Context: an optimization exercise on an open-source flow, tuned for small area. The choices shown serve that exercise and are no tape-out recipe. In this exercise RTL edits were held to simulation tests only and were not proved equivalent to the original. Some runs may be left out. An edit can pass the tests and still lose a function that they never use.

**design.v**
```verilog
module matmul3x3_top (
    input clk,
    input [143:0] A,
    input [143:0] B,
    output reg [287:0] C
);
    wire [287:0] c_next;
    matrix_multiplication_3x3 mm (
        .A(A),
        .B(B),
        .C(c_next)
    );
    always @(posedge clk)
        C <= c_next;
endmodule

module matrix_multiplication_3x3 (
    input [143:0] A,   
    input [143:0] B,   
    output reg [287:0] C   
);
    integer i, j, k;
    always @(*) begin
        for (i = 0; i < 3; i = i + 1) begin
            for (j = 0; j < 3; j = j + 1) begin
                C[(i*3+j)*32 +: 32] = 0;
            end
        end
        for (i = 0; i < 3; i = i + 1) begin
            for (j = 0; j < 3; j = j + 1) begin
                for (k = 0; k < 3; k = k + 1) begin
                    C[(i*3+j)*32 +: 32] = C[(i*3+j)*32 +: 32] + (A[(i*3+k)*16 +: 16] * B[(k*3+j)*16 +: 16]);
                end
            end
        end
    end
endmodule
```
**run.sh**
```bash
#!/bin/bash
# synth_recipe.tcl (not shown) runs the flow's synth.tcl, then flattens the netlist and writes it again
# the make line also repeats each setting of config.mk as NAME=value (left out here)
make -C /OpenROAD-flow-scripts/flow DESIGN_CONFIG=/design/flow/config.mk WORK_HOME=/design/flow/orfs CLKGATE_MAP_FILE= SYNTH_SCRIPT=/design/flow/synth_recipe.tcl finish
```
**config.mk**
```make
export PLATFORM = sky130hd
export DESIGN_NAME = matmul3x3_top
export DESIGN_NICKNAME = matmul3x3_top
export VERILOG_FILES = /design/flow/design.v
export SDC_FILE = /design/flow/constraint.sdc
export NUM_CORES = 4
export LEC_CHECK = 0
export CAP_MARGIN = 20
export CORE_MARGIN = 2
export CORE_UTILIZATION = 40
export SLEW_MARGIN = 20
```
**constraint.sdc**
```tcl
create_clock -name core_clock -period 11.0 [get_ports {clk}]
set_input_delay 2.2000 -clock core_clock [delete_from_list [all_inputs] [get_ports {clk}]]
set_output_delay 2.2000 -clock core_clock [all_outputs]
set_load 0.01 [all_outputs]
```
==> flow_metrics.py, run 1 <==
metrics = {
    "run_status": {
        "status": "timing/DRC/antenna clean",
    },
    "critical_path": {
        "crit_type": "primary input to register",
        "crit_slowest_cell": "buf_2",
        "worst-path-max-fanout": 23,
        "path_delay_family": "adder cells",
        "setup.worst_path.start_class": "primary input",
        "cp.arrival_ps": 10890,
        "path_buf_inv": 7,
    },
    "finish": {
        "nets": 35500,
        "drive_above_1_share": 0.0473,
        "largest_reg_flops": 288,
        "multi_input_area_um2": 201000,
        "reg_top3": "C (288)",
        "seq_area_um2": 5770,
    },
    "sta": {
        "timing.final.crit_share": 0.924,
        "holdWs_ps": 2310,
    },
    "synthesis": {
        "synthMuxAreaShare": 0.0000414,
        "synth-xor-area-share": 0.0119,
        "ys_types": 73,
        "synth_edf_count": 0,
        "ys_warn_count": 2,
        "synth_top_area_frac": 0.522,
        "postSynthCellCount": 26500,
        "netlist_area_um2": 242000,
    },
    "grt": {
        "grt_max_degree": 49,
        "grt_pass1_wl_um": 1220000,
        "grt.met1_usage": 0.376,
        "overflow": 0,
    },
    "clock_network": {
        "cts.sinks": 288,
        "clock-root-buffer": "clkbuf_16",
        "cts_hold_buf": 0,
    },
    "floorplan": {
        "die_area_um2": 610000,
        "coreArea_um2": 602000,
    },
    "place": {
        "place_hpwl_um": 688000,
        "place_congestion": 0.935,
    },
    "job": {
        "drv_cap": 0,
    },
}
==> run 1: synth_stat cells, types with 5 or more instances <==
| cell type | instances |
|---|---|
| a2111oi_0 | 5 |
| a211o_1 | 5 |
| a211oi_1 | 18 |
| a21boi_0 | 9 |
| a21o_1 | 105 |
| a21oi_1 | 199 |
| a31o_2 | 5 |
| a31oi_1 | 14 |
| a41o_1 | 5 |
| and2_1 | 4002 |
| and3_1 | 20 |
| buf_1 | 10 |
| clkbuf_1 | 1436 |
| dfxtp_1 | 288 |
| fa_1 | 6300 |
| ha_1 | 2434 |
| inv_1 | 7744 |
| nand2_1 | 3007 |
| nand2b_1 | 36 |
| nand3_1 | 39 |
| nand4_1 | 10 |
| nor2_1 | 121 |
| nor2b_1 | 28 |
| nor3_1 | 28 |
| o211ai_1 | 14 |
| o21a_1 | 34 |
| o21ai_0 | 99 |
| o21bai_1 | 36 |
| o31ai_1 | 9 |
| or2_2 | 12 |
| or3_1 | 15 |
| xnor2_1 | 259 |
| xor2_1 | 68 |
==> run 1: logic make-up after synthesis <==
logic type	count (synthesis)
adders and majority gates	8734
AOI/OAI and AO/OA	607
buffers and inverters	9190
and+or+nand+nor	7338
muxes	1
DFF	288
xor gates and xnor gates	327
==> run 1: layout make-up <==
cell class,instances,share of cell area
Clock inverter,33,0.00146
Antenna cell,99,0.000949
Sequential cell,288,0.0221
Inverter,7744,0.111
Clock buffer,58,0.00510
Tap cell,8036,0.0385
Timing Repair Buffer,1425,0.0490
Multi-Input combinational cell,17000,0.772
==> run 1: through the flow <==
stage	utilization	area [um2]	setup WS [ps]	instances
floorplan	-	242000	1230	26500
global route	0.433	261000	474	34600
CTS	0.433	261000	934	34600
finish	0.433	261000	838	34700
global placement	0.430	259000	118	34500
detailed placement	0.430	259000	74.3	34500
==> run 1: routing by layer <==
metal | vias up | part of all wire
li1 | 74000 | -
met1 | 90600 | 0.43
met2 | 6155 | 0.45
met3 | 1122 | 0.082
met4 | 72 | 0.035
met5 | - | 0.00053
==> run 1: tightest hold or removal path, stage by stage <==
cell and delay, ps:
buf_2 330, and2_1 280, ha_1 270
==> run 1: worst paths after layout <==
| kind | startpoint | slack (ps) | cells past startpoint | endpoint |
|---|---|---|---|---|
| worst max-delay path | B[6] | 840 | 28 | C[127] |
| worst min-delay path | B[32] | 2310 | 3 | C[64] |
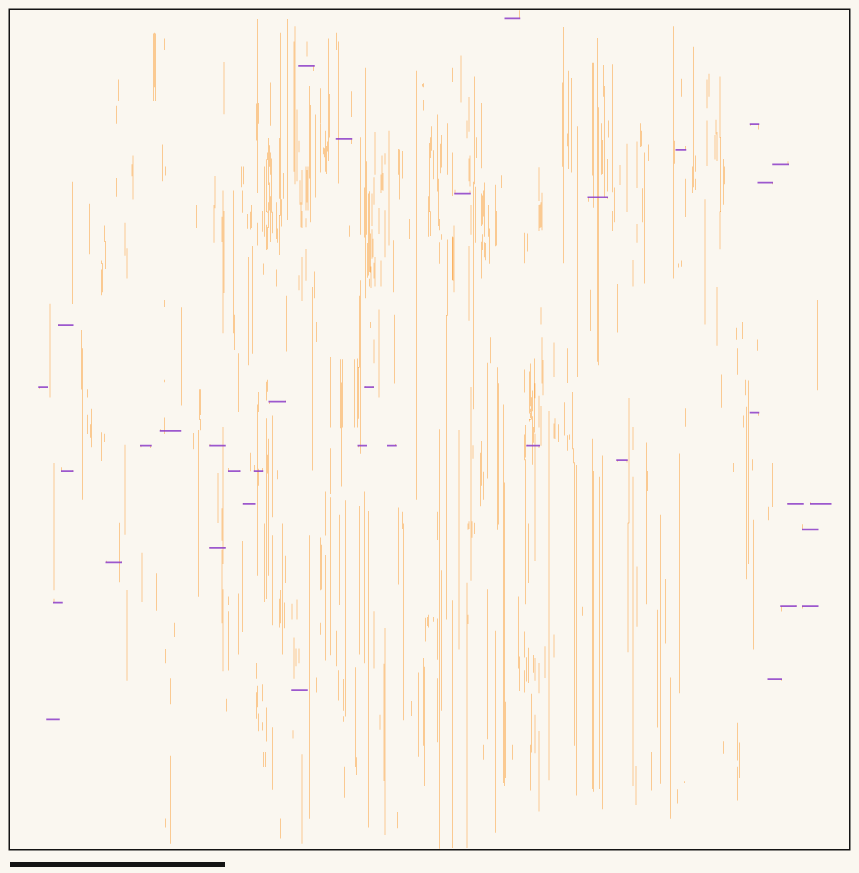
(run_1/metal_stack.png)
The bar under the picture is 200 um long. Only two layers are drawn.
- met4: orange (wire length 28.3 mm)
- met5: purple (wire length 423 um)
final WL: 800000 um
routed len/inst: 23.1 um
total global-route track usage: 0.269
Vias: 172000

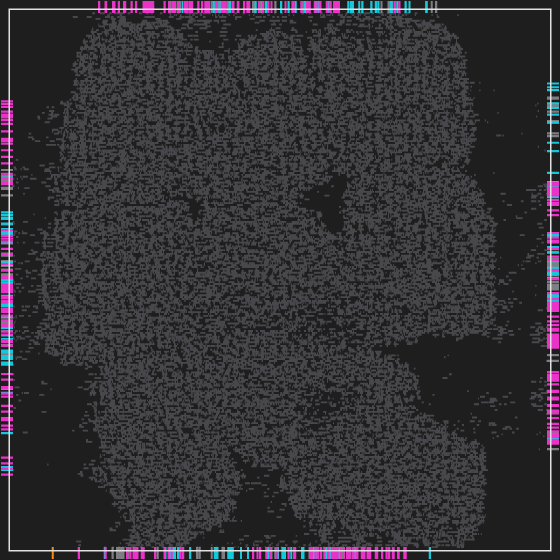
(run_1/pins.png)
Pins as bars across the die edge, other pins in grey.
- B: cyan (pins 144; direction input; edge 39 left, 36 bottom, 35 right, 34 top)
- clk: orange (pins 1; direction input; edge bottom)
- C: magenta (pins 288; direction output; edge 78 right, 78 top, 68 left, 64 bottom)
- all pins by edge: 151 right, 143 top, 142 left, 141 bottom
die height: 781 um
PortBufs: 576
Die W: 781 um

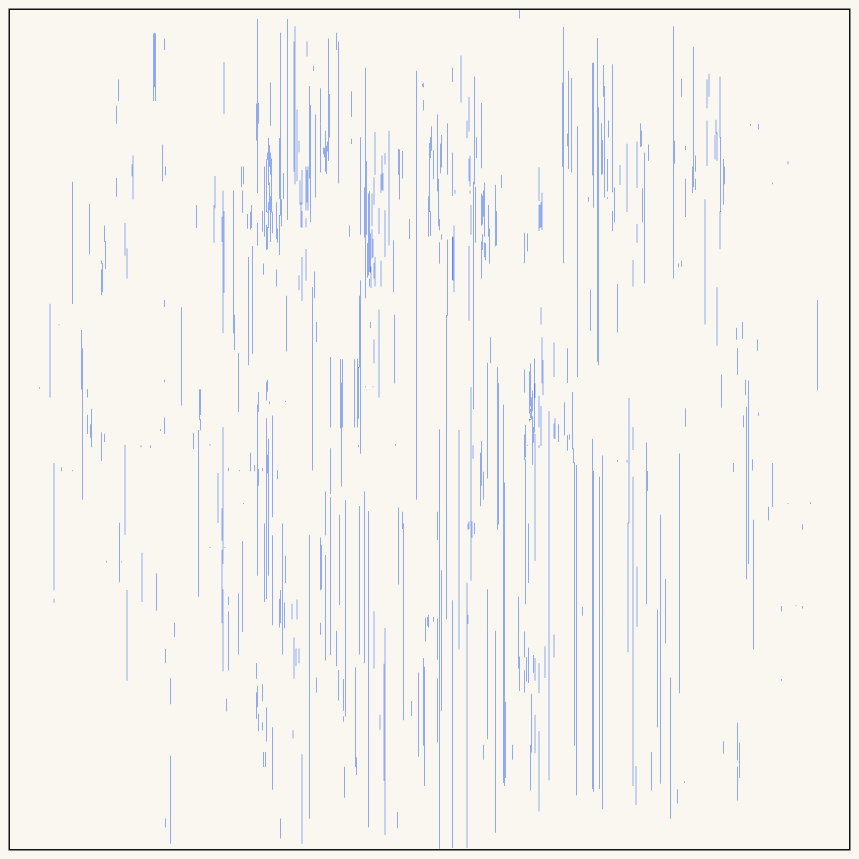
(run_1/met4.png)
- main direction: vertical
- share of all routed wire: 3.5%
- nets with wire on the layer: 354
- longest straight run: 399 um

==> run_1/clock_map.png <==
The bar under the picture is 200 um long.
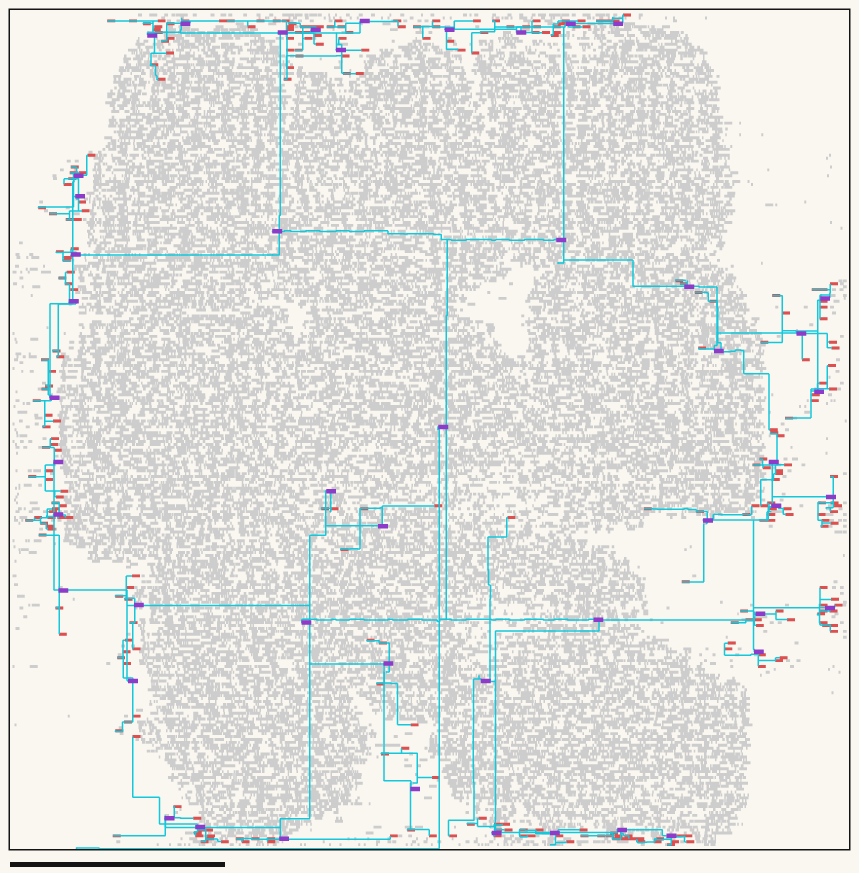

## Run 2: large edit since run 1, in outline
design.v: 37 -> 1645 lines; modules unchanged: 1
  matrix_multiplication_3x3: edited, 21 -> 18 lines
  fa: new, 4 lines
  han: new, 4 lines
  dot3: new, 1603 lines
==> module matrix_multiplication_3x3 as of run 2 <==
module matrix_multiplication_3x3 (
    input [143:0] A,   
    input [143:0] B,   
    output [287:0] C   
);
    genvar i, j;
    generate
        for (i = 0; i < 3; i = i + 1) begin : row
            for (j = 0; j < 3; j = j + 1) begin : col
                dot3 d (
                    .a0(A[(i*3+0)*16 +: 16]), .a1(A[(i*3+1)*16 +: 16]), .a2(A[(i*3+2)*16 +: 16]),
                    .b0(B[(0*3+j)*16 +: 16]), .b1(B[(1*3+j)*16 +: 16]), .b2(B[(2*3+j)*16 +: 16]),
                    .c(C[(i*3+j)*32 +: 32])
                );
            end
        end
    endgenerate
endmodule
==> module fa as of run 2 <==
module fa (input x, input y, input z, output s, output c);
    assign s = x ^ y ^ z;
    assign c = (x & y) | (x & z) | (y & z);
endmodule
==> module han as of run 2 <==
module han (input x, input y, output s, output c);
    assign s = ~(x ^ y);
    assign c = x | y;
endmodule
--- a/config.mk
+++ b/config.mk
@@ -8,4 +8,5 @@
 export CAP_MARGIN = 20
 export CORE_MARGIN = 2
-export CORE_UTILIZATION = 40
+export CORE_UTILIZATION = 55
 export SLEW_MARGIN = 20
+export SYNTH_HIERARCHICAL = 1
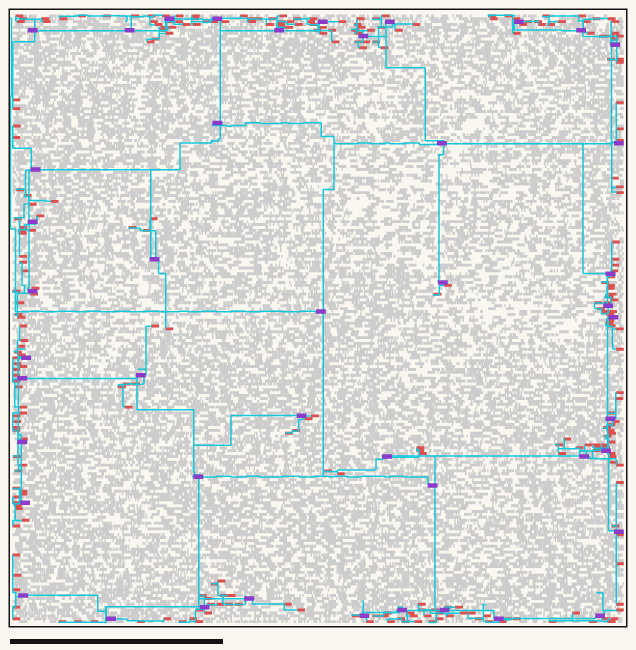
(run_2/clock_map.png)
The bar under the picture is 200 um long.
- flip-flops: red (count 288)
- cells driving clock nets: purple (count 45)
- clock wires: cyan (length 8240 um)
- routed clock nets: 46

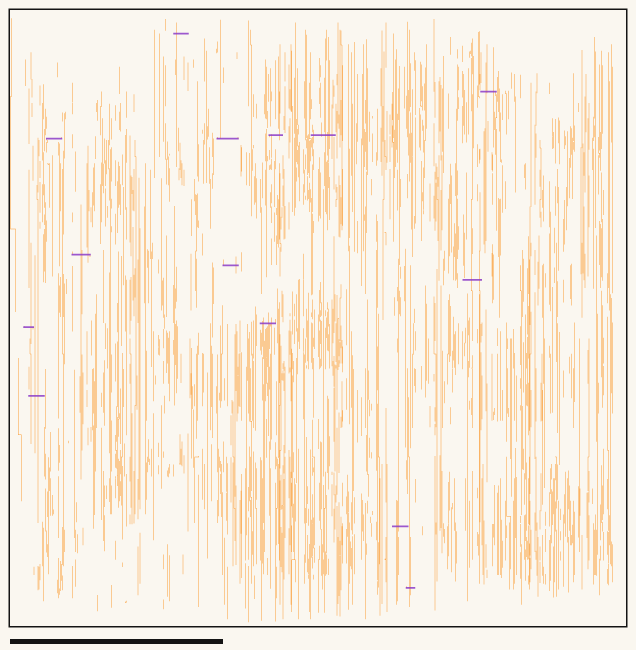
(run_2/metal_stack.png)
The bar under the picture is 200 um long. Only two layers are drawn.
routed len/inst: 35.1 um
final WL: 761000 um

==> run 2 against run 1 <==
Against the previous run: highest routed layer unchanged; global-route usage increased by 21 points; via count decreased by 21%; synthesized cell count decreased by 36%; still clean.
==> flow_metrics.py, run 2 <==
metrics = {
    "run_status": {
        "status": "timing/DRC/antenna clean",
    },
    "place": {
        "place_congestion": 1.05,
        "post_dp_cell_area_um2": 201000,
        "placedCellCount": 21600,
        "io_buffer_count": 576,
    },
    "finish": {
        "nets": 24500,
        "layout.cells.non_filler": 21700,
        "final_cell_area_um2": 203000,
        "largest_reg_flops": 288,
    },
    "critical_path": {
        "setup.worst_path.start_class": "primary input",
        "worst-path-max-fanout": 16,
        "crit_type": "primary input to register",
    },
    "clock_network": {
        "cts.sinks": 288,
        "cts_hold_buf": 0,
    },
    "synthesis": {
        "synth_most_common_cell": "nand2_1",
        "ys_types": 12,
        "postSynthCellCount": 16900,
        "netlist_area_um2": 181000,
        "synth_top_area_frac": 0.744,
        "synthMuxAreaShare": 0.0137,
        "synth_edf_count": 0,
        "synth-xor-area-share": 0.00174,
    },
    "grt": {
        "track_usage": 0.478,
    },
    "floorplan": {
        "coreArea_um2": 328000,
    },
}
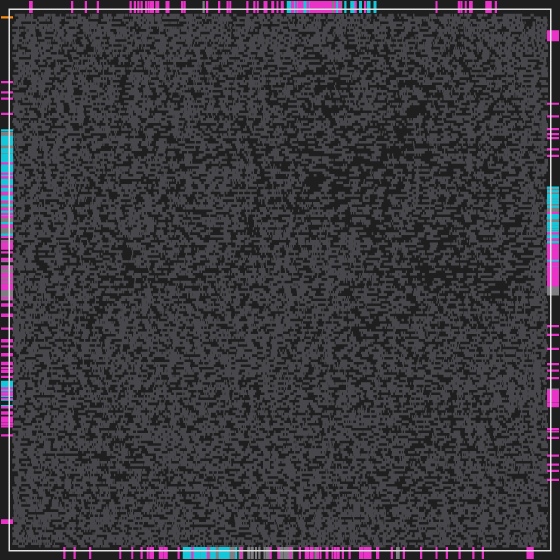
(run_2/pins.png)
Pins as bars across the die edge, other pins in grey.
- B: cyan (pins 144; direction input; edge 55 left, 37 bottom, 29 top, 23 right)
- C: magenta (pins 288; direction output; edge 84 top, 71 right, 68 left, 65 bottom)
- clk: orange (pins 1; direction input; edge left)
Die W: 578 um
die height: 578 um

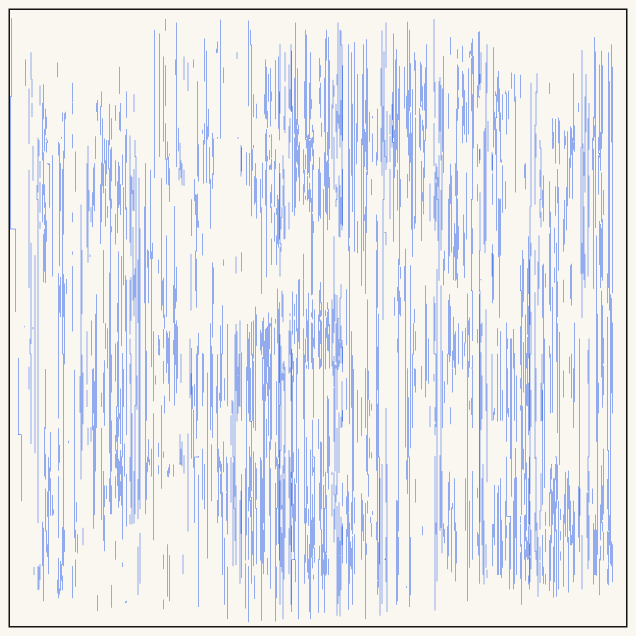
(run_2/met4.png)
- wire length on this layer: 68.4 mm
- share of all routed wire: 9.0%
- main direction: vertical
- longest straight run: 342 um
Vias: 137000

[run 2: cell types whose count changed after synthesis, sizes merged, moves of 68 or more]
cell	before	now
a21o	106	0
a21oi	199	0
and2	4002	0
clkbuf	1436	1728
fa	6300	6732
ha	2434	180
inv	7744	819
mux2i	1	234
nand2	3007	6912
nor2	121	0
o21ai	102	0
xnor2	259	36
xor2	68	0
[run 2: final cells by class]
cell class	instances	area [um2]	area share
flip-flops and latches	288	5770	0.0285
diodes	44	110	0.000544
inverters	819	3070	0.0152
clock inverters	25	385	0.00190
clock buffers	57	1240	0.00614
well taps	4346	5440	0.0268
repair buffers	2009	20600	0.102
multi-input cells	14100	166000	0.819
[run 2: final timing paths]
| check | slack, ps | to | start | cells past startpoint |
|---|---|---|---|---|
| worst max-delay path | 520 | C[191] | B[132] | 23 |
| worst min-delay path | 2180 | C[128] | A[64] | 5 |
[run 2: metrics by stage]
step,hold slack (ps),TNS (ps)
floorplan,2500,0
global placement,2930,-742
detailed placement,2930,-1380
CTS,2120,0
global route,2180,0
finish,2180,0
[run 2: metal layers]
layer | share of wire | vias to the layer above | GRT usage
li1 | - | 49500 | -
met1 | 0.33 | 72900 | 0.595
met2 | 0.43 | 11200 | 0.691
met3 | 0.14 | 3010 | 0.186
met4 | 0.090 | 28 | 0.331
met5 | 0.00026 | - | 0
[run 2: logic make-up after synthesis]
family | count (synthesis)
flip-flops | 288
AND/OR/NAND/NOR | 6912
XOR/XNOR | 36
multiplexers | 234
other | 9
adder cells (fa/ha/maj) | 6912
buffers and inverters | 2556
[run 2: critical path: cells and delay by family]
kind | cells | cell delay [ps]
multiplexers | 3 | 520
XOR/XNOR | 1 | 150
buffers and inverters | 2 | 820
AND/OR/NAND/NOR | 1 | 130
adder cells (fa/ha/maj) | 16 | 7310
[run 2: Yosys stat by module (local to each module, per instance), excerpt]
module | cells | cell area [um2] | times used
matmul3x3_top | 288 | 5770 | 1
han | 5 | 27.5 | 180
dot3 | 1003 | 3970 | 9
fa | 1 | 20.0 | 6732

[re-timing with driven ports]
How much do the figures lean on ideal ports? The routed layouts below were timed once more, with nothing changed but the port constraints.
Step 1 sets driving cells, clkbuf_16 on the clock port and buf_2 on the other inputs (assumed; they add their load-dependent delay and slew).
Step 2 also shifts input and output timing later by t, the mid clock arrival at the registers, as if the neighbouring blocks saw the same clock.
Slacks: ideal / step 1 / step 2; pairs: ideal / step 1.
run | t (ns) | setup WS [ns] | worst setup path at the end | worst register clock-pin slew, ns
run 1 | 0.927 | 0.838 / 0.940 / 0.013 | input to register | 0.10 / 0.10
run 2 | 0.885 | 0.523 / 0.605 / -0.280 | input to register | 0.07 / 0.07
With both steps, setup timing fails in run 2, where it was met with ideal ports. The setup slack of run 1, which loses most, moves by +0.102 ns with the drivers and by -0.825 ns with both steps.
